This is an optimization exercise on Yosys and OpenROAD, whose aim is small area, not a production implementation. Only simulation tests tie the RTL to the original design; equivalence was not proved. Power figures rest on the tool's default switching activity, not on a simulated workload.

--- flow/config.mk ---
export PLATFORM = sky130hd
export DESIGN_NAME = AHB2CAN_top
export DESIGN_NICKNAME = AHB2CAN_top
export VERILOG_FILES = /design/flow/design.v
export SDC_FILE = /design/flow/constraint.sdc
export NUM_CORES = 4
export LEC_CHECK = 0
export CAP_MARGIN = 20
export CORE_MARGIN = 2
export CORE_UTILIZATION = 40
export SLEW_MARGIN = 20
--- flow/run.sh ---
#!/bin/bash
# synth_recipe.tcl (not shown) runs the flow's synth.tcl, then flattens the netlist and writes it again
# the make line also repeats each setting of config.mk as NAME=value (left out here)
make -C /OpenROAD-flow-scripts/flow DESIGN_CONFIG=/design/flow/config.mk WORK_HOME=/design/flow/orfs CLKGATE_MAP_FILE= SYNTH_SCRIPT=/design/flow/synth_recipe.tcl finish
--- flow/design.v ---
`timescale 1ns/10ps
module flex_counter
  #(
    parameter NUM_CNT_BITS = 4
    )
  (
   input wire 			   clk,
   input wire 			   n_rst,
   input wire 			   clear,
   input wire 			   count_enable,
   input wire [(NUM_CNT_BITS-1):0] rollover_val,
   output reg [(NUM_CNT_BITS-1):0] count_out,
   output reg 			   rollover_flag
   );
   reg [(NUM_CNT_BITS-1):0] temp_count_out;
   reg 			    temp_rollover_flag;
   always_ff @ (posedge clk, negedge n_rst)
     begin
	if (n_rst == 1'b0)  
	  begin
	     count_out <= '0;
	     rollover_flag <= 1'b0;
	  end
	else
	  begin
	     count_out <= temp_count_out;
	     rollover_flag <= temp_rollover_flag;
	  end
     end  
   always_comb				 
     begin
	temp_count_out = count_out;
	if (clear == 1'b1)
	  begin
	     temp_count_out = '0;
	  end
	else
	  begin
	     if (count_enable == 1'b1)
	       begin
		  temp_count_out = temp_count_out + 1'b1;
		  if (temp_count_out > rollover_val)
		    begin
		       temp_count_out = 1'b1;
		    end
	       end
	  end  
     end  
   always_comb				 
     begin
	temp_rollover_flag = rollover_flag;
	if (clear == 1'b1)
	  begin
	     temp_rollover_flag = 1'b0;
	  end
	else
	  begin
	     if (temp_count_out == rollover_val)
	       begin
		  temp_rollover_flag = 1'b1;
	       end
	     else
	       begin
		  temp_rollover_flag = 1'b0;
	       end
	  end  
     end  
endmodule  
module flex_pts_sr
  #(
    parameter NUM_BITS =4,
    parameter SHIFT_MSB = 1'b1
    )
   (
    input wire 		      clk, n_rst, shift_enable, load_enable,
    input wire [NUM_BITS-1:0] parallel_in,
    output reg 		      serial_out
    );
   reg [NUM_BITS-1:0] 	      parallel;
   reg [NUM_BITS-1:0] 	      parallel_nxt;
   reg 			      serial;
   reg 			      x;
   always_comb
     begin
	if(load_enable)
	  begin
	     parallel_nxt = parallel_in;
	     serial_out = parallel_nxt[NUM_BITS - 1];
	  end
	else
	  begin
	     if(shift_enable)
	       begin
		  if(SHIFT_MSB ==1 )begin
		     parallel_nxt = {parallel[NUM_BITS-2:0],1'b1};
		     serial_out = parallel[NUM_BITS-2];
		  end
		  else
		    begin
		       parallel_nxt= {1'b1,parallel[NUM_BITS-1:1]};
		       serial_out = parallel[0];
		    end
	       end
	     else
	       begin
		  parallel_nxt = parallel;
		  serial_out = 1;
	       end  
	  end
     end  
   always_ff @(posedge clk, negedge n_rst)
     begin
	if(n_rst == 0 )
	  begin
	     parallel <= '1;
	  end
	else
	  begin
	     parallel<= parallel_nxt;
	  end
     end  
   endmodule
`timescale 1ns/10ps
module flex_stp_sr
  #(
    parameter NUM_BITS = 4,
    parameter SHIFT_MSB = 1
    )
  (
   input wire clk,
   input wire n_rst,
   input wire shift_enable,
   input wire serial_in,
   output reg [(NUM_BITS-1):0] parallel_out
   );
   integer 		       i;
   always_ff @ (posedge clk, negedge n_rst)
     begin
	if (n_rst == 1'b0)
	  begin
	     for (i = 0; i < NUM_BITS; i = i + 1)
	       begin
		  parallel_out[i] <= 1;
	       end
	  end
	else
	  begin
             if (shift_enable == 1)
	       begin
		  if (SHIFT_MSB == 1)
		    begin
		       for (i = (NUM_BITS - 1); i > 0; i = i - 1)
			 begin
			    parallel_out[i] <= parallel_out[i - 1];
			 end
		       parallel_out[0] <= serial_in;
		    end
		  else
		    begin
		       for (i = 0; i < (NUM_BITS - 1); i = i + 1)
			 begin
			    parallel_out[i] <= parallel_out[i + 1];
			 end
		       parallel_out[NUM_BITS - 1] <= serial_in;
		    end
	       end  
	  end  
     end  
endmodule  
module tx_sr
  (
   input 	clk,
   input 	n_rst,
   input 	tx_enable,
   input 	load_enable,
   input [31:0] tx_data,
   output reg 	tx_out
   );
   flex_pts_sr #(32, 1) TX_SR
     (
      .clk(clk),
      .n_rst(n_rst),
      .shift_enable(tx_enable),
      .load_enable(load_enable),
      .parallel_in(tx_data),
      .serial_out(tx_out)
      );
endmodule  
module rx_sr
  (
   input 	     clk,
   input 	     n_rst,
   input 	     rx_enable,
   input wire 	     can_bus_data,
   output reg [31:0] rx_data
   );
   flex_stp_sr #(32, 1) RX_SR
     (
      .clk(clk),
      .n_rst(n_rst),
      .shift_enable(rx_enable),
      .serial_in(can_bus_data),
      .parallel_out(rx_data)
      );
endmodule  
module can_crc
  (
   input wire	     data,
   input wire	     crc_en,
   input wire	     clk,
   input wire 	     n_rst,
   output reg [14:0] crc_out
   );
   wire 	 crc_next;
   wire [14:0] 	 crc_temp;
   assign crc_temp = {crc_out[13:0],data};
   always_ff @ (posedge clk, negedge n_rst)
     begin
	if (n_rst == 1'b0)
	  begin
	     crc_out <= '0;
	  end
	else if (crc_en)
	  begin	 
	       crc_out <= crc_temp ^ 15'b0100010110011001;
	  end
     end  
endmodule  
`timescale 1ns / 10ps
module arbitration
  #(localparam [10:0] id = 11'b10101010000)
  (
   input wire clk,
   input wire n_rst,
   input wire rxd,
   input wire arbitration_start,
   output reg win,
   output reg loose 	     
   );
   reg 		     clear;
   wire     count_enable;
   reg 	[3:0]	     count_out;
   reg 		     rollover_flag;
   reg 		     tracking;
   assign count_enable = (arbitration_start && !tracking);
   flex_counter FLEX_COUNTER 
   (
    .clk(clk),
    .n_rst(n_rst),
    .clear(clear),
    .count_enable(count_enable),
    .rollover_val(4'b1010),
    .count_out(count_out),
    .rollover_flag(rollover_flag)
    );
   reg 		     winph;
   reg 		     looseph;
   reg 		     trackingph;
always_comb
  begin
     winph = win;
     looseph = loose;
     trackingph = tracking;
     clear = 0;
     if(arbitration_start)
       begin
     if(id[10-count_out] != rxd && tracking ==0)  
       begin
	  if(id[10-count_out] == 1) 
	    begin
	       trackingph = 1;
	       looseph = 1;
	       clear = 1;
	    end
	  else if(rxd == 1)
	    begin
	       trackingph = 1;
	       winph = 1;
	       clear = 1;
	    end
       end
     if(tracking ==1)
       begin
	  winph = 0;
	  looseph = 0;
	  clear = 1;
       end
       end  
     else
       begin
	  trackingph = 0;
       end  
  end
   always_ff @ (posedge clk, negedge n_rst)
     begin
	if(n_rst == 0)
	  begin
	     win <=0;
	     loose<=0;
	     tracking<=0;
	  end
	else
	  begin
	     win<=winph;
	     loose<=looseph;
	     tracking<=trackingph;
	  end  
     end  
endmodule  
`timescale 1ns / 10ps
module acceptance_filter
  (
   input wire 	clk,
   input wire 	n_rst,
   input wire 	enable,
   input wire 	rxd ,
   input [14:0] crc_calculated,
   output wire 	correct  
   );
   reg 		     clear;
   reg     count_enable;
   reg 	[3:0]	     count_out;
   reg 		     rollover_flag;
   reg 		     tracking;
   flex_counter FLEX_COUNTER 
   (
    .clk(clk),
    .n_rst(n_rst),
    .clear(clear),
    .count_enable(count_enable),
    .rollover_val(4'b1110),
    .count_out(count_out),
    .rollover_flag(rollover_flag)
    );
   reg 		     correctph;
   reg 		     trackingph;
   reg 		     correct1;
   assign correct = (count_out == 14 && correct1);
always_comb
  begin
     trackingph = tracking;
     correctph = 1;
     clear = 0;
     count_enable = 1;
     if(tracking) 
       correctph = 0;
     if(enable && tracking==0)  
       begin
	  clear = 0;
	  correctph = 1;
	  if(crc_calculated[14-count_out] !=rxd)
	    begin
	       correctph = 0;
	       trackingph =1;	       
	    end
       end
     if(!enable)
       begin
	  trackingph = 0;
	  count_enable = 0;
	  clear = 1;
       end
  end  
   always_ff @ (posedge clk, negedge n_rst)
     begin
	if(n_rst == 0)
	  begin
	     tracking<=0;
	     correct1<= 0;
	  end
	else
	  begin
	     correct1 <= correctph;
	     tracking<=trackingph;
	  end  
     end  
endmodule  
`timescale 1ns / 10ps
module can_register
  (
   input wire 	     clk,
   input wire 	     n_rst,
   input wire [31:0] command,
   input wire 	     rxd,
   output reg 	     txd, 
   output reg 	     write_fifo,
   output reg 	     read_fifo,
   output reg [31:0] send_data
   );
   typedef enum      bit [2:0] {SOF, ARBITRATION, CONTROL, DATA, CRC, ACK, EOF} stateType;
   stateType state;
   stateType next_state;
   reg [31:0] 	     rx_data;
   reg 		     rx_enable;
   reg 		     win_lose;
   reg 		     arbitration_start;
   reg 		     crc_enable;
   reg [14:0] 	     crc;
   reg 		     af_enable;
   reg 		     correct;
   reg 		     load_enable;
   reg [31:0] 	     send_data_to_tx;
    reg 		     tx_enable;
   reg [5:0] 	     num_bits;
   reg 		     clear;
   reg 		     count_enable;
   reg [5:0] 	     count_out;
   reg 		     rollover_flag;
   reg [5:0] 	     rollover_val;
 reg [31:0] send_dataph;
   reg [31:0] 	     temp_rx_data;
   wire 		     store_data;
   assign store_data = (state == CRC && count_out == 0);
   always_ff @ (negedge clk)
     begin
	if (n_rst == 1'b0)
	  begin
	     temp_rx_data <= '0;
	  end
	else
	  begin
	     if( store_data)
	       temp_rx_data   <=rx_data;
	  end  
     end  
   reg 	WRITE_CANph;
   reg 	WRITE_CAN;
   acceptance_filter ACCEPT
     (
      .clk(clk),
      .n_rst(n_rst),
      .rxd(rxd),
      .crc_calculated(crc),
      .correct(correct),
      .enable(af_enable)
      );
   wire data_for_crc;
   assign data_for_crc = (WRITE_CAN)? txd : rxd;
   can_crc CRC_module
     (
      .data(data_for_crc),
      .crc_en(crc_enable),
      .clk(clk),
      .n_rst(n_rst),
      .crc_out(crc)
      );
   flex_counter #(6) FLEX_COUNTER
   (
    .clk(clk),
    .n_rst(n_rst),
    .clear(clear),
    .count_enable(count_enable),
    .rollover_val(rollover_val),
    .count_out(count_out),
    .rollover_flag(rollover_flag)
    );
   tx_sr TX_SR
     (
      .clk(clk),
      .n_rst(n_rst),
      .tx_enable(tx_enable),
      .load_enable(load_enable),
      .tx_data(send_data_to_tx),
      .tx_out(txd)
      );
   rx_sr RX_SR
     (
      .clk(clk),
      .n_rst(n_rst),
      .rx_enable(rx_enable),
      .can_bus_data(rxd),
      .rx_data(rx_data)
      );
   arbitration ARBITRATION_module
     (
      .clk(clk),
      .n_rst(n_rst),
      .rxd(rxd),
      .arbitration_start(arbitration_start),
      .win(win),
      .loose(loose)
      );
   wire [31:0]	data_stored_commandph;
   reg 	[31:0]data_stored_command;
   reg 	      sync1; 
   reg 	      sync2;
   reg 	      sync;
   wire       sync_final;
   assign sync_final = (sync1 || sync2);
   assign data_stored_commandph = (sync2) ? command : data_stored_command;
   always_ff @ (posedge clk, negedge n_rst)
     begin
	if (n_rst == 1'b0)
	  begin
	     sync1 <= 0;
	     sync2<=0;
	     state <= SOF;
		send_data <= '0;
	     WRITE_CAN<= 1;
	  end
	else
	  begin
	     sync1<= sync;
	     sync2<= sync1;
	     send_data<= send_dataph;
	     WRITE_CAN<= WRITE_CANph;
	     state <= next_state;
	  end
     end  
   always_ff @( negedge clk)
     begin
	if(n_rst == 1'b0)
	  data_stored_command<= '1;
	else
	  data_stored_command<= data_stored_commandph;
       end
   always_comb
     begin
	next_state = state;
	case(state)
	  SOF:
	    begin
		 next_state = ARBITRATION;
	    end
	  ARBITRATION:
	    begin
	       if (count_out == 10)
		 next_state = CONTROL;
	       else
		 next_state = ARBITRATION;
	    end
	  CONTROL:
	    begin
	       if (count_out == 7)
		 next_state = DATA;
	       else
		 next_state = CONTROL;
	    end
	  DATA:
	    begin
	       if (count_out == 31)
		 next_state = CRC;
	       else
		 next_state = DATA;   
	    end
	  CRC:
	    begin
	       if (count_out == 14)
		 next_state = ACK;
	       else
		 next_state = CRC;
	    end
	  ACK:
	    begin
		 next_state = EOF;
	    end
	  EOF:
	    begin
		 next_state = SOF;
	    end
	endcase  
     end  
   always_comb
     begin
	load_enable = 1'b0;
	send_data_to_tx = '0;
	arbitration_start = 1'b0;
	clear = 1'b0;
	count_enable = 1'b0;
	rollover_val = '0;
	tx_enable = 1'b1;
	rx_enable = 1'b1;
	crc_enable = 1'b0;
	read_fifo = 1'b0;
	write_fifo = 1'b0;
	af_enable = 1'b0;
	WRITE_CANph = WRITE_CAN;
	sync = 0;
	send_dataph = send_data;
	case(state)
	  SOF:
	    begin
	       count_enable = 1'b1;
	       rollover_val = 1;
	       if (count_out == 0)
		 begin
		    load_enable = 1'b1;
		    tx_enable = 1'b1;
		    rx_enable = 1'b1;
		    count_enable = 1'b0;
		    clear = 1'b1;
		 end
	    end  
	  ARBITRATION:
	    begin
	       count_enable = 1'b1;
	       rollover_val = 10;
	       tx_enable = 1;
	       rx_enable = 1;
	       arbitration_start = 1'b1;
	       if (count_out == 0)
		 begin
		    load_enable = 1'b1;
		    tx_enable = 1'b1;
		    rx_enable = 1'b1;
		    send_data_to_tx = { 31'b0101010000000000000000000000000};
		 end
	       else if (count_out != 10)
		   begin
		      if (win)
			begin
			   count_enable = 1'b1;
			   clear = 1'b0;
			   read_fifo = 1'b1;
			   WRITE_CANph = 1;
			   sync = 1;
			end
		      else if (loose)
			begin
			   count_enable = 1'b1;
			   clear = 1'b0;
			   WRITE_CANph = 0;			   
			end
		      else
			begin
			   tx_enable = 1'b1;
			   rx_enable = 1'b1;
			   clear = 1'b0;
			end
		   end
		 else
		   begin
		      count_enable = 1'b0;
		      clear = 1'b1;
		   end
	    end  
	  CONTROL:
	    begin
		send_dataph = '0;	
	       count_enable = 1'b1;
	       rollover_val = 7;
	       if (count_out == 0)
		 begin
		    load_enable = 1'b1;
		    tx_enable = 1'b1;
		    rx_enable = 1'b1;
		    send_data_to_tx = { 31'b00100000000000000000000000000000};
		 end
	       else
		 begin
		    if (count_out != 7)
		      begin
			 tx_enable = 1'b1;
			 rx_enable = 1'b1;
			 send_data_to_tx = {31'b00100000000000000000000000000000};
		      end
		    else
		      begin
			 read_fifo = 1'b0;
			 count_enable = 1'b0;
			 clear = 1'b1;
		      end
		 end  
	    end  
	  DATA:
	    begin	  
	       count_enable = 1'b1;
	       rollover_val = 31;
	       crc_enable = 1'b1;
	        if (count_out == 0)
		 begin
		    load_enable = 1'b1;
		    tx_enable = 1'b1;
		    rx_enable = 1'b1;
		    send_data_to_tx = data_stored_command;
		 end
	       else
		 begin
		    if (count_out != 31)
		      begin
			 tx_enable = 1'b1;
			 rx_enable = 1'b1;
		      end
		    else
		      begin
			 count_enable = 1'b0;
			 clear = 1'b1;
		      end
		 end  
	    end  
	  CRC:
	    begin
	       count_enable = 1'b1;
	       rollover_val = 14;
	       send_data_to_tx = crc<<17;
	       if(count_out >= 1)
		  af_enable = 1'b1;
	       if (count_out == 0)
		 begin
		    load_enable = 1'b1;
		    tx_enable = 1'b1;
		    rx_enable = 1'b1;
		 end
	       else
		 begin
		    if (count_out != 14)
		      begin
			 tx_enable = 1'b1;
			 rx_enable = 1'b1;
		      end
		    else
		      begin
			 tx_enable = 1;
			 count_enable = 1'b0;
			 clear = 1'b1;
		      end  
		 end  
	    end  
	  ACK:
	    begin
	       af_enable = 1'b0;
	       count_enable = 1'b1;
	       rollover_val = 1;
	       if (count_out == 0)
		 begin
		    load_enable = 1'b1;
		    tx_enable = 1'b1;
		    rx_enable = 1'b1;
		    count_enable = 1'b0;
		    clear = 1'b1;
		    if (correct == 1'b1)
		      begin
			 send_data_to_tx = 8'h00000000;
			 send_dataph = temp_rx_data;
			 write_fifo = 1'b1;
		      end
		    else
		      send_data_to_tx = 8'h00;
		 end
	    end  
	  EOF:
	    begin
	       count_enable = 1'b1;
	       rollover_val = 1;
	       if (count_out == 0)
		 begin
		    load_enable = 1'b1;
		    tx_enable = 1'b1;
		    rx_enable = 1'b1;
		    send_data_to_tx = '0;
		    count_enable = 1'b0;
		    clear = 1'b1;
		 end
	    end  
	endcase  
     end  
endmodule  
module Sensor_FIFO_storage
(
	input wire write_clk,
	input wire read_clk,
	input wire n_rst,
	input wire write_command,
	input wire read_command,
	input wire [31:0] write_data,
	output reg fifo_full,
	output reg fifo_empty,
	output reg [31:0] read_data
);
reg write_enable;
reg read_enable;
reg [3:0] write_pointer;
reg [3:0] read_pointer;
logic FIFO_write;
reg read_clear, read_corner_clear;
reg write_clear, write_corner_clear;
reg [7:0][31:0] data;
flex_counter #(4) READ_COUNTER (.clk(read_clk), .n_rst(n_rst), .count_enable(read_enable), .rollover_val(4'd8), .count_out(read_pointer), .clear(read_clear | read_corner_clear));
flex_counter #(4) WRITE_COUNTER (.clk(write_clk), .n_rst(n_rst), .count_enable(write_enable), .rollover_val(4'd8), .count_out(write_pointer), .clear(write_clear | write_corner_clear));
always_comb begin
	write_enable = 0;
	if(write_command) begin
		if(!fifo_full | (fifo_full && ((write_pointer + 1) == read_pointer)))		 
			write_enable = 1;
		else
			write_enable = 0;
	end
end
always_comb begin
	read_enable = 0;
	if(read_command) begin
		if(!fifo_empty)
			read_enable = 1;
		else
			read_enable = 0;
	end
end
always_ff @(posedge write_clk) begin
	if(n_rst == 0) begin
		data[0] <= 32'h0;		 
		data[1] <= 32'h0;
		data[2] <= 32'h0;
		data[3] <= 32'h0;
		data[4] <= 32'h0;
		data[5] <= 32'h0;
		data[6] <= 32'h0;
		data[7] <= 32'h0;
	end
	else begin
		if(FIFO_write && !write_pointer[3])	 
			data[write_pointer[2:0]] <= write_data;
	end
end
always_comb begin
	fifo_empty = 0;
	read_corner_clear = 0;
	write_corner_clear = 0;
	if((read_pointer == write_pointer)) begin
		fifo_empty = 1;
		if(read_pointer != 0) begin
			read_corner_clear = 1;
			write_corner_clear = 1;
		end
	end
end
always_comb begin
	fifo_full = 0;
	if((write_pointer == 4'd8 && read_pointer == 0) || ((write_pointer + 1) == read_pointer))
		fifo_full = 1;
end
assign FIFO_write = !fifo_full;
always_comb begin
	read_clear = 0;
	write_clear = 0;
	if(write_pointer == 4'd8 && read_pointer != 4'd0)	 
		write_clear = 1;
	if(read_pointer == 4'd8)
		read_clear = 1;
end
always_comb begin
	if(fifo_empty || read_pointer[3])	 
		read_data = 0;
	else
		read_data = data[read_pointer[2:0]];
end
endmodule 
module Command_FIFO_storage
(
	input wire write_clk,
	input wire read_clk,
	input wire n_rst,
	input wire write_command,
	input wire read_command,
	input wire [31:0] write_data,
	output reg fifo_full,
	output reg fifo_empty,
	output reg [31:0] read_data
);
reg write_enable;
reg read_enable;
reg [3:0] write_pointer;
reg [3:0] read_pointer;
logic FIFO_write;
reg read_clear, read_corner_clear;
reg write_clear, write_corner_clear;
reg [7:0][31:0] data;
flex_counter #(4) READ_COUNTER (.clk(read_clk), .n_rst(n_rst), .count_enable(read_enable), .rollover_val(4'd8), .count_out(read_pointer), .clear(read_clear | read_corner_clear));
flex_counter #(4) WRITE_COUNTER (.clk(write_clk), .n_rst(n_rst), .count_enable(write_enable), .rollover_val(4'd8), .count_out(write_pointer), .clear(write_clear | write_corner_clear));
always_comb begin
	write_enable = 0;
	if(write_command) begin
		if(!fifo_full | (fifo_full && ((write_pointer + 1) == read_pointer)))	 
			write_enable = 1;
		else
			write_enable = 0;
	end
end
always_comb begin
	read_enable = 0;
	if(read_command) begin
		if(!fifo_empty)
			read_enable = 1;
		else
			read_enable = 0;
	end
end
always_ff @(posedge write_clk) begin
	if(n_rst == 0) begin		 
		data[0] <= 32'h0;
		data[1] <= 32'h0;
		data[2] <= 32'h0;
		data[3] <= 32'h0;
		data[4] <= 32'h0;
		data[5] <= 32'h0;
		data[6] <= 32'h0;
		data[7] <= 32'h0;
	end
	else begin	
		if(FIFO_write && !write_pointer[3])	 
			data[write_pointer[2:0]] <= write_data;
	end
end
always_comb begin
	fifo_empty = 0;
	read_corner_clear = 0;
	write_corner_clear = 0;
	if((read_pointer == write_pointer)) begin
		fifo_empty = 1;
		if(read_pointer != 0) begin
			read_corner_clear = 1;
			write_corner_clear = 1;
		end
	end
end
always_comb begin
	fifo_full = 0;
	if((write_pointer == 4'd8 && read_pointer == 0) || ((write_pointer + 1) == read_pointer))
		fifo_full = 1;
end
assign FIFO_write = !fifo_full;
always_comb begin
	read_clear = 0;
	write_clear = 0;
	if(write_pointer == 4'd8 && read_pointer != 4'd0)	 
		write_clear = 1;
	if(read_pointer == 4'd8)
		read_clear = 1;
end
always_comb begin
	if(fifo_empty || read_pointer[3])	 
		read_data = 0;
	else
		read_data = data[read_pointer[2:0]];
end
endmodule 
module Control_Unit
(
	input clk, n_rst,
	input logic [15:0] command_data, address,
	input logic renable, wenable,
	input logic [2:0] data_size, burst_size,
	output logic [31:0] sensor_data,
	output logic slave_wait,
	input logic sensor_fifo_full, sensor_fifo_empty,
	output logic sensor_read, sensor_write,
	input logic command_fifo_full, command_fifo_empty,
	output logic command_read, command_write,
	input logic [31:0] command_rdata, sensor_rdata,
	output logic [31:0] command_wdata, sensor_wdata,
	input logic [31:0] rx_data,
	input logic read_fifo,
	input logic write_fifo,
	output logic [31:0] tx_data
);
localparam CAN_BUS_READY = 1'b1;
localparam CAN_BUS_BUSY = 1'b0;
typedef enum bit [3:0] {IDLE, CHECK_SENSOR_FIFO, CHECK_COMMAND_FIFO, READ_SENSOR, WRITE_SENSOR, READ_COMMAND, WRITE_COMMAND, NO_SENSOR_DATA, NO_COMMAND_DATA, COMMAND_FULL, WAIT_STATE} stateType;
stateType state, next_state, current, next;
always_ff @ (posedge clk, negedge n_rst) begin
	if(n_rst == 1'b0) begin
		state <= IDLE;
		current <= IDLE;
	end
	else begin
		current <= next;
		state <= next_state;
	end
end
always_comb begin
	tx_data = 32'hFFFFFFFF;
	command_read = 0;
	command_write = 0;
	sensor_read = 0;
	sensor_write = 0;
	sensor_data = 32'h0;
	slave_wait = 1;
	command_wdata = 32'h0;
	sensor_wdata = 32'h0;
	next_state = state;
	next = current;
	case(state) 
		IDLE: begin
			if(write_fifo)
				next_state = WRITE_SENSOR;
			else if(read_fifo)
				next_state = CHECK_COMMAND_FIFO;
			else begin
				next_state = IDLE;
				slave_wait = 1;
			end
		end
		CHECK_COMMAND_FIFO: begin
			slave_wait = 0;
			if(command_fifo_empty)
				next_state = NO_COMMAND_DATA;
			else
				next_state = READ_COMMAND;
		end
		NO_COMMAND_DATA: begin
			next_state = IDLE;
			command_read = 0;
			slave_wait = 0;
		end
		READ_COMMAND: begin
			command_read = 1;
			tx_data = command_rdata;
			next_state = WAIT_STATE;
		end
		WRITE_SENSOR: begin
			sensor_write = 1;
			sensor_wdata = rx_data;
			next_state = WAIT_STATE;
		end
		WAIT_STATE: begin
			if(!read_fifo)
				next_state = IDLE;
			else
				next_state = WAIT_STATE;
			slave_wait = 0;
		end
	endcase
	case(current)
		IDLE: begin
			slave_wait = 0;
			if(wenable)
				next = CHECK_COMMAND_FIFO;
			else if(renable)
				next = CHECK_SENSOR_FIFO;
			else
				next = IDLE;
		end
		CHECK_COMMAND_FIFO: begin
			if(command_fifo_full) begin
				slave_wait = 1;
				next = COMMAND_FULL;
			end
			else
				next = WRITE_COMMAND;
		end
		CHECK_SENSOR_FIFO: begin
			if(sensor_fifo_empty) begin
				slave_wait = 1;
				next = NO_SENSOR_DATA;
			end
			else 
				next = READ_SENSOR;
		end
		COMMAND_FULL: begin
			command_write = 0;
			slave_wait = 1;
			if(renable)
				next = CHECK_SENSOR_FIFO;
			else
				next = IDLE;
		end
		WRITE_COMMAND: begin
			command_write = 1;
			command_wdata = {address, command_data};
			if(renable)
				next = CHECK_SENSOR_FIFO;
			else
				next = IDLE;
			slave_wait = 1;
		end
		NO_SENSOR_DATA: begin
			sensor_read = 0;
			slave_wait = 1;
			if(wenable)
				next = CHECK_COMMAND_FIFO;
			else
				next = IDLE;
		end
		READ_SENSOR: begin
			sensor_read = 1;
			slave_wait = 1;
			sensor_data = sensor_rdata;
			if(wenable)
				next = CHECK_COMMAND_FIFO;
			else
				next = IDLE;
		end	
	endcase
end
endmodule 
module AHB_Slave
#(
	parameter BASE_ADDRESS = 32'h0,
	parameter NUMBER_OF_ADDRESSES = 32		 
)
(
	input logic HCLK, HRESETn, HWRITE, HSEL,
	input logic [31:0] HADDR, HWDATA,
	input logic [1:0] HTRANS,
	input logic [2:0] HBURST, HSIZE,
	output logic [31:0] HRDATA,
	output logic HRESP, HREADYOUT,
	input logic [31:0] sensor_data,
	input logic slave_wait,
	output logic [15:0] command_data, address,
	output logic renable, wenable,
	output logic [2:0] data_size, burst_size
);
localparam ADDRESS_MAX = BASE_ADDRESS + NUMBER_OF_ADDRESSES - 1;
localparam IDLE_TRANS = 2'b00;		 
localparam BUSY_TRANS = 2'b01;		 
localparam NONSEQ_TRANS = 2'b10;	 
localparam SEQ_TRANS = 2'b11;		 
localparam SINGLE_BURST = 3'b000;
localparam INCR_BURST = 3'b001;
localparam WRAP4_BURST = 3'b010;
localparam INCR4_BURST = 3'b011;
localparam WRAP8_BURST = 3'b100;
localparam INCR8_BURST = 3'b101;
localparam WRAP16_BURST = 3'b110;
localparam INCR16_BURST = 3'b111;
localparam SLAVE_OKAY = 1'b0;
localparam SLAVE_ERROR = 1'b1;
localparam SLAVE_READY = 1'b1;
localparam SLAVE_NOTREADY = 1'b0;
typedef enum bit [2:0] {IDLE, READ, WRITE, FIRST_ERROR, SECOND_ERROR} stateType;
stateType state, next_state;
logic [4:0] burst_counter;  
always_ff @ (posedge HCLK, negedge HRESETn) begin
	if(HRESETn == 0) begin
		state <= IDLE;
		burst_counter <= 0;
	end
	else begin
		state <= next_state;
		if(HTRANS == NONSEQ_TRANS)	 
			burst_counter <= 1;
		else if(HTRANS == SEQ_TRANS)
			burst_counter <= burst_counter + 1;
		else
			burst_counter <= burst_counter;
	end
end
always_comb begin
	next_state = state;
	case(state)
		IDLE: begin		 
			if(HSEL) begin
				if((HADDR[14:0] > ADDRESS_MAX) || (HTRANS != NONSEQ_TRANS))
					next_state = FIRST_ERROR;
				else if(HWRITE)
					next_state = WRITE;
				else 
					next_state = READ;
			end
			else
				next_state = IDLE;
		end
		READ: begin
			if(HTRANS == BUSY_TRANS)		 
				next_state = READ;
			else if(HSEL) begin
				if(HADDR[14:0] > ADDRESS_MAX)
					next_state = FIRST_ERROR;
				else if(HSEL && HWRITE && HTRANS == NONSEQ_TRANS)
					next_state = WRITE;
				else if(HSEL && ~HWRITE)
					next_state = READ;
				else
					next_state = FIRST_ERROR;
			end
			else
				next_state = IDLE;
		end
		WRITE: begin			 
			if(HTRANS == BUSY_TRANS)
				next_state = WRITE;
			else if(HSEL) begin
				if(HADDR[14:0] > ADDRESS_MAX)
					next_state = FIRST_ERROR;
				else if(HSEL && ~HWRITE && HTRANS == NONSEQ_TRANS)
					next_state = READ;
				else if(HSEL && HWRITE)
					next_state = WRITE;
				else
					next_state = FIRST_ERROR;
			end
			else
				next_state = IDLE;
		end
		FIRST_ERROR: begin			 
			next_state = SECOND_ERROR;
		end
		SECOND_ERROR: begin
			next_state = IDLE;
		end
	endcase
end
assign HRESP = ((state == FIRST_ERROR) || (state == SECOND_ERROR))? SLAVE_ERROR : SLAVE_OKAY;
assign HRDATA = sensor_data;
assign command_data = HWDATA[15:0];
assign HREADYOUT = ((state == FIRST_ERROR)? 1'b0 : ((state == SECOND_ERROR)? 1'b0 : ~slave_wait));
assign address = {HADDR[31], HADDR[14:0]};
assign burst_size = HBURST;
assign data_size = HSIZE;
assign renable = (state == READ && HTRANS != BUSY_TRANS);
assign wenable = (state == WRITE && HTRANS != BUSY_TRANS);
endmodule 
module AHB2CAN_top
(
	input logic HCLK, HRESETn, HWRITE, HSEL,
	input logic [31:0] HADDR, HWDATA,
	input logic [1:0] HTRANS,
	input logic [2:0] HBURST, HSIZE,
	output logic [31:0] HRDATA,
	output logic HRESP, HREADYOUT,
	input logic rx_data,
	output logic tx_data
);
reg [31:0] sensor_data;
reg [15:0] address, command_data;
reg slave_wait, renable, wenable;
reg [2:0] data_size, burst_size;
reg sensor_fifo_full, sensor_fifo_empty, sensor_read, sensor_write, command_fifo_full, command_fifo_empty, command_read, command_write;
reg [31:0] command_rdata, sensor_rdata, command_wdata, sensor_wdata;
reg read_fifo, write_fifo;
reg [31:0] CAN_rx_data, CAN_tx_data;
AHB_Slave AHBS (.HCLK(HCLK), 
		.HRESETn(HRESETn), 
		.HWRITE(HWRITE),
		.HSEL(HSEL),
		.HADDR(HADDR),
		.HWDATA(HWDATA),
		.HTRANS(HTRANS),
		.HBURST(HBURST),
		.HSIZE(HSIZE),
		.HRDATA(HRDATA),
		.HRESP(HRESP),
		.HREADYOUT(HREADYOUT),
		.sensor_data(sensor_data),
		.address(address),
		.command_data(command_data),
		.slave_wait(slave_wait),
		.renable(renable),
		.wenable(wenable),
		.data_size(data_size),
		.burst_size(burst_size)
);
Control_Unit CU(.clk(HCLK),
		.n_rst(HRESETn),
		.command_data(command_data),
		.address(address),
		.renable(renable),
		.wenable(wenable),
		.data_size(data_size),
		.burst_size(burst_size),
		.sensor_data(sensor_data),
		.slave_wait(slave_wait),
		.sensor_fifo_full(sensor_fifo_full),
		.sensor_fifo_empty(sensor_fifo_empty),
		.command_fifo_full(command_fifo_full),
		.command_fifo_empty(command_fifo_empty),
		.sensor_read(sensor_read),
		.sensor_write(sensor_write),
		.command_read(command_read),
		.command_write(command_write),
		.command_rdata(command_rdata),
		.command_wdata(command_wdata),
		.sensor_rdata(sensor_rdata),
		.sensor_wdata(sensor_wdata),
		.rx_data(CAN_rx_data),
		.read_fifo(read_fifo),
		.write_fifo(write_fifo),
		.tx_data(CAN_tx_data)
);
Sensor_FIFO_storage SFIFO      (.write_clk(HCLK),
				.read_clk(HCLK),
				.n_rst(HRESETn),
				.write_command(sensor_write),
				.read_command(sensor_read),
				.write_data(sensor_wdata),
				.fifo_full(sensor_fifo_full),
				.fifo_empty(sensor_fifo_empty),
				.read_data(sensor_rdata)
);
Command_FIFO_storage CFIFO     (.write_clk(HCLK),
				.read_clk(HCLK),
				.n_rst(HRESETn),
				.write_command(command_write),
				.read_command(command_read),
				.write_data(command_wdata),
				.fifo_full(command_fifo_full),
				.fifo_empty(command_fifo_empty),
				.read_data(command_rdata)
);
can_register CANbus    (.clk(HCLK),
			.n_rst(HRESETn),
			.command(CAN_tx_data),
			.rxd(rx_data),
			.txd(tx_data),
			.write_fifo(write_fifo),
			.read_fifo(read_fifo),
			.send_data(CAN_rx_data)
);
endmodule 		 
--- flow/constraint.sdc ---
create_clock -name core_clock -period 10.0 [get_ports {HCLK}]
set_input_delay 2.0000 -clock core_clock [delete_from_list [all_inputs] [get_ports {HCLK}]]
set_output_delay 2.0000 -clock core_clock [all_outputs]
set_load 0.01 [all_outputs]
==> tab_implementation.tex <==
\begin{tabular}{lr}
\hline
Metric & Value \\
\hline
\multicolumn{2}{l}{\textbf{Outcome}} \\
\quad Status & finished clean \\
\multicolumn{2}{l}{\textbf{Global route}} \\
\quad Initial antenna violation count & 1 \\
\quad Vias in the first global route & 23.92k \\
\quad Global-route wire length before repair & approximately 130000 um \\
\quad GRT Resource Usage Total & $\sim$21\% \\
\quad Overall overflow remaining after global route & 0 \\
\quad Largest net degree at the start of global routing & between 100 and 150 \\
\multicolumn{2}{l}{\textbf{Floorplanning}} \\
\quad Area of the core & between 70000 and 80000 um\^{}2 \\
\quad Initial standard-cell utilization of the core & 40.51\% \\
\quad Die width & $\sim$280 um \\
\multicolumn{2}{l}{\textbf{Routing}} \\
\quad Number of violations reported at the end of detailed-routing iteration 0 & 2219 \\
\quad DRT Pass-1 Iters & 6 \\
\quad Vias & about 23k \\
\quad Post-detailed-route count of antenna-violating nets & 0 \\
\quad Average wire per standard cell & between 20 and 25 um \\
\quad Wire length after detailed routing & 85170 um \\
\quad Final routed DRC violation total & 0 \\
\quad Via-to-Cell Ratio & 5.978 \\
\multicolumn{2}{l}{\textbf{Clocking}} \\
\quad Post-CTS clock slew at the launch and capture registers of the worst setup and hold paths & 60 ps \\
\quad Clock Tree Root & clkbuf\_16 \\
\quad TritonCTS clock tree & yes \\
\quad Gates resized, CTS repair & 0 \\
\quad Post-CTS setup repair buffer count & 0 \\
\quad Clock sink count & about 740 \\
\quad Clk Latency, worst-skew pair & 660 ps \\
\quad Max H-tree Level & 3 \\
\quad Hold-fix buffers, CTS & 0 \\
\quad Maximum clock path buffer count & 3 \\
\quad Number of buffers inserted during clock tree synthesis & 80 \\
\multicolumn{2}{l}{\textbf{Synth}} \\
\quad Cell type with the highest aggregate area in the netlist & dfxtp\_1 \\
\quad Gate count after technology mapping & 2838 \\
\quad Post-synthesis average cell area & $\sim$11 um\^{}2 \\
\quad Top FF cell, synth & dfxtp\_1 \\
\quad Cell area after technology mapping & 30820 um\^{}2 \\
\quad Syn\_nets & 2948 \\
\quad Register bit total from synthesis & around 740 \\
\quad Most instantiated cells after synthesis & dfxtp\_1 (576), nand2\_1 (432), a32o\_1 (281) \\
\quad Most repeated cell in the gate-level netlist after synthesis & dfxtp\_1 \\
\quad Async set-or-reset flop fraction in the synthesized netlist & 21.95\% \\
\quad Syn. warnings & 15 \\
\quad Top cells by area in the synthesized netlist & dfxtp\_1 (37\%), mux4\_2 (9.6\%), a32o\_1 (9.1\%) \\
\quad Sequential element share of the synthesized area & 50.83\% \\
\quad Number of library cell types mapped by synthesis & 77 \\
\quad Portion of synthesized cell area occupied by the leading cell type & 37.41\% \\
\quad Number of flops mapped to enable cells by yosys & 0 \\
\multicolumn{2}{l}{\textbf{Setup path}} \\
\quad End of the worst register-to-register path & CANbus.data\_stored\_command[6] \\
\quad Cell-by-cell trace of the critical path & a22oi\_1 -> or2\_2 -> nand2\_1 -> clkdlybuf4s50\_1 \\
\quad Reg-to-reg startpoint & CFIFO.READ\_COUNTER.count\_out[0] \\
\quad Type of the worst setup path & reg -> out \\
\quad Required time reported for the critical path endpoint & 8000 ps \\
\quad Critical Path End & tx\_data \\
\quad Startpoint class of the critical path & register \\
\quad Maximum fanout encountered on the critical timing path & 2 \\
\quad Highest-delay cell along the critical path & clkdlybuf4s50\_1 \\
\quad Critical path arrival & 7000 ps \\
\quad Start point of the critical path & CANbus.data\_stored\_command[31] \\
\quad Crit. End Element & output pin \\
\quad Delay of the slowest cell on the worst path & 550 ps \\
\quad Depth of the worst register-to-register path & 6 \\
\quad Reg2Reg Setup Slack & 2130 ps \\
\multicolumn{2}{l}{\textbf{Timing}} \\
\quad Max-slew headroom at the worst pin & 23.59\% \\
\quad Number of pins with negative max-slew slack in the final report & 0 \\
\quad Final clock skew & about 54 ps \\
\quad Setup Viol. Count Final & 0 \\
\quad Final setup margin & about 1000 ps \\
\quad Setup total negative slack & 0 ps \\
\quad Transition time at the pin with the least slew margin & 1146 ps \\
\quad Setup repair after global routing missed its margin & false \\
\quad Hold Fails Final Rpt & 0 \\
\multicolumn{2}{l}{\textbf{Placement}} \\
\quad Post-detailed-placement half-perimeter wirelength & 48940 um \\
\quad Instance count after placement with tap cells included & about 3.7k \\
\quad Placed instance area & 32330 um\^{}2 \\
\quad Placer's final routability congestion estimate & 0.8246 \\
\quad Post-Place Setup Slack & $\sim$1600 ps \\
\multicolumn{2}{l}{\textbf{Cells and area}} \\
\quad Diodes inserted & 0 \\
\quad Share of final-layout standard cells stronger than drive strength 1 & 15.31\% \\
\quad Area growth, synth to finish & 14.95\% \\
\quad Number of nets in the layout & 2936 \\
\quad Fillers & between 6k and 7k \\
\multicolumn{2}{l}{\textbf{Job}} \\
\quad Max-cap viol count & 0 \\
\multicolumn{2}{l}{\textbf{Power}} \\
\quad Power per Cell Area & 220.5 nW/um\^{}2 \\
\quad Leak Pwr & 12.50 nW \\
\quad Peak supply drop & between 0.2 and 0.3 mV \\
\multicolumn{2}{l}{\textbf{Worst hold path}} \\
\quad Worst hold-check path type & reg -> reg \\
\hline
\end{tabular}
[layout by cell type (no fill, tap or decap), drive strengths merged, types with 5 or more instances in the layout]
cell and count:
dfxtp 576, nand2 433, a32o 281, o21ai 253, mux4 132, a22o 114, inv 111, clkbuf 103
dfrtp 98, nor2 79, a21oi 76, clkdlybuf4s50 72, mux2i 72, dfstp 64, buf 53, o211ai 36
ha 33, nand3 31, clkinv 28, nor3 21, a31oi 20, xnor2 18, nand2b 18, a22oi 16
nand4 15, bufinv 12, nor2b 11, nor4 11, and3 9, and2 8, xor2 7, a211oi 6
a41oi 6, o221ai 5, nor3b 5
[sequential cells by signal (all words and copies together), names as in the netlist, 3 cells and up]
signal	count
SFIFO.data	256
CANbus.ACCEPT.FLEX_COUNTER.count_out	4
CANbus.temp_rx_data	32
CANbus.ARBITRATION_module.FLEX_COUNTER.count_out	4
CANbus.data_stored_command	32
CU.state	4
CFIFO.WRITE_COUNTER.count_out	4
CU.current	4
CANbus.TX_SR.TX_SR.parallel	31
CANbus.send_data	32
CANbus.FLEX_COUNTER.count_out	6
CANbus.CRC_module.crc_out	15
CFIFO.data	256
CFIFO.READ_COUNTER.count_out	4
CANbus.RX_SR.RX_SR.parallel_out	32
SFIFO.READ_COUNTER.count_out	4
CANbus.state	3
AHBS.state	3
SFIFO.WRITE_COUNTER.count_out	4
[through the flow]
stage	total power [W]	hold slack, ps	utilization (%)
after global routing	0.008110	337.5	46.57
final	0.007811	338.1	46.57
after detailed placement	0.004655	349.0	42.49
after floorplan	0.004157	331.2	-
after CTS	0.007856	330.0	46.56
after global placement	0.004624	340.0	42.47
[kinds of logic (layout without fill, tap and decap cells)]
family,Yosys count,count (layout),share of synthesized area [%]
XOR/XNOR,28,28,0.9337
AO/OA/AOI/OAI,841,841,20.76
flip-flops,738,738,50.83
multiplexers,205,205,12.03
adder cells (fa/ha/maj),34,34,1.372
buffers and inverters,325,381,4.384
AND/OR/NAND/NOR,667,667,9.686
[final cells by class]
cell class / count / area (um^2) / share of cell area, %
Clock buffer: 103 / 2221 / 6.269
Clock inverter: 111 / 879.6 / 2.483
Inverter: 42 / 158.9 / 0.4485
Multi-Input combinational cell: 1775 / 14060 / 39.68
Sequential cell: 738 / 15680 / 44.26
Tap cell: 1030 / 1289 / 3.638
Timing Repair Buffer: 125 / 1142 / 3.224
[worst min path at each step]
stage	startpoint	to	slack, ps	cells after the start
after floorplan	CANbus.sync1	CANbus.sync2	330	0
after global placement	CANbus.sync1	CANbus.sync2	340	0
after detailed placement	CANbus.sync1	CANbus.sync2	350	0
after CTS	CANbus.RX_SR.RX_SR.parallel_out[13]	CANbus.RX_SR.RX_SR.parallel_out[14]	330	0
after global routing	CANbus.RX_SR.RX_SR.parallel_out[28]	CANbus.RX_SR.RX_SR.parallel_out[29]	340	0
final	CANbus.RX_SR.RX_SR.parallel_out[13]	CANbus.RX_SR.RX_SR.parallel_out[14]	340	0
[power by group]
group          leakage, nW  internal (W)  switching (W)
sequential            6.57       0.00300       0.000129
clock                 1.76       0.00190        0.00134
combinational         4.17      0.000397        0.00104
[per-layer routing]
metal	track usage, %	vias up	routed length (um)
met5	0	-	13
met4	7.692	2	2404
met3	3.464	158	5803
met2	36.64	827	41770
met1	27.44	11832	35180
li1	-	10640	-
[critical path: cells and delay by family, from the launching register on]
family                 cells  cell delay (ps)
AO/OA/AOI/OAI              1               70
buffers and inverters      1              550
flip-flops                 1              320
AND/OR/NAND/NOR            2              420
Wires at chosen ports, followed through buffers:
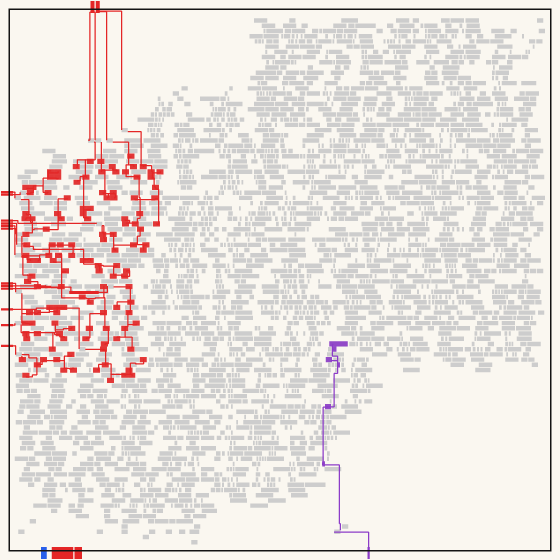
blue -> HBURST  # bits 3, direction input, edge south, end cells 0, buffers 0
red -> HWDATA  # bits 32, direction input, edge 16 south, 12 west, 4 north, end cells 128, buffers 16, wire 1610 um
purple -> rx_data  # bits 1, direction input, edge south, end cells 6, buffers 1, wire 148 um
I/O pin count: 112
number of buffer cells added on primary ports: 73

Cells coloured by class:
The bar under the picture is 100 um long.
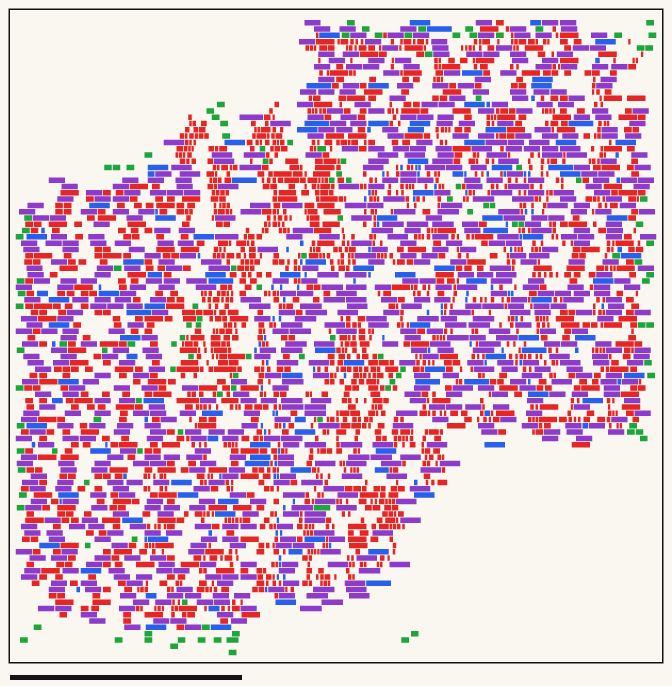
blue -> clock drivers and dummy loads  # cells 214, share of their area 9.1%
green -> remaining buffers and delay cells  # cells 125, share of their area 3.3%
red -> remaining logic cells  # cells 1817, share of their area 42%
purple -> registers  # cells 738, share of their area 46%
share of cell area taken by flip-flops and latches: 44.26%
final std cell area, no fill: 35430 um^2
# rows: 101

Full-chip view from the flow's report step:
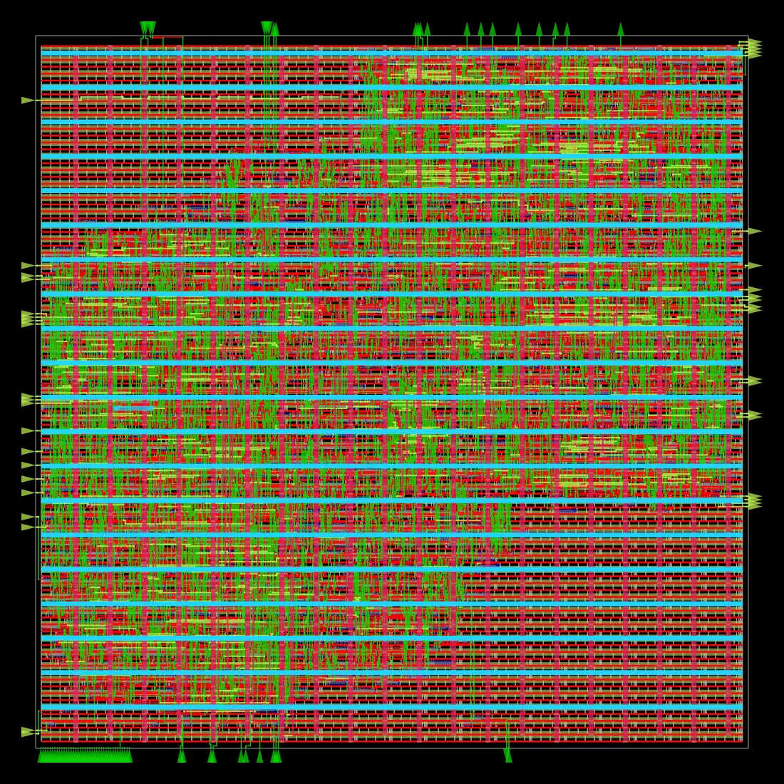
height of the die: 281.6 um
core utilization of the finished layout: 46.57%
non-filler instance count after layout: 3924
die area: 79290 um^2

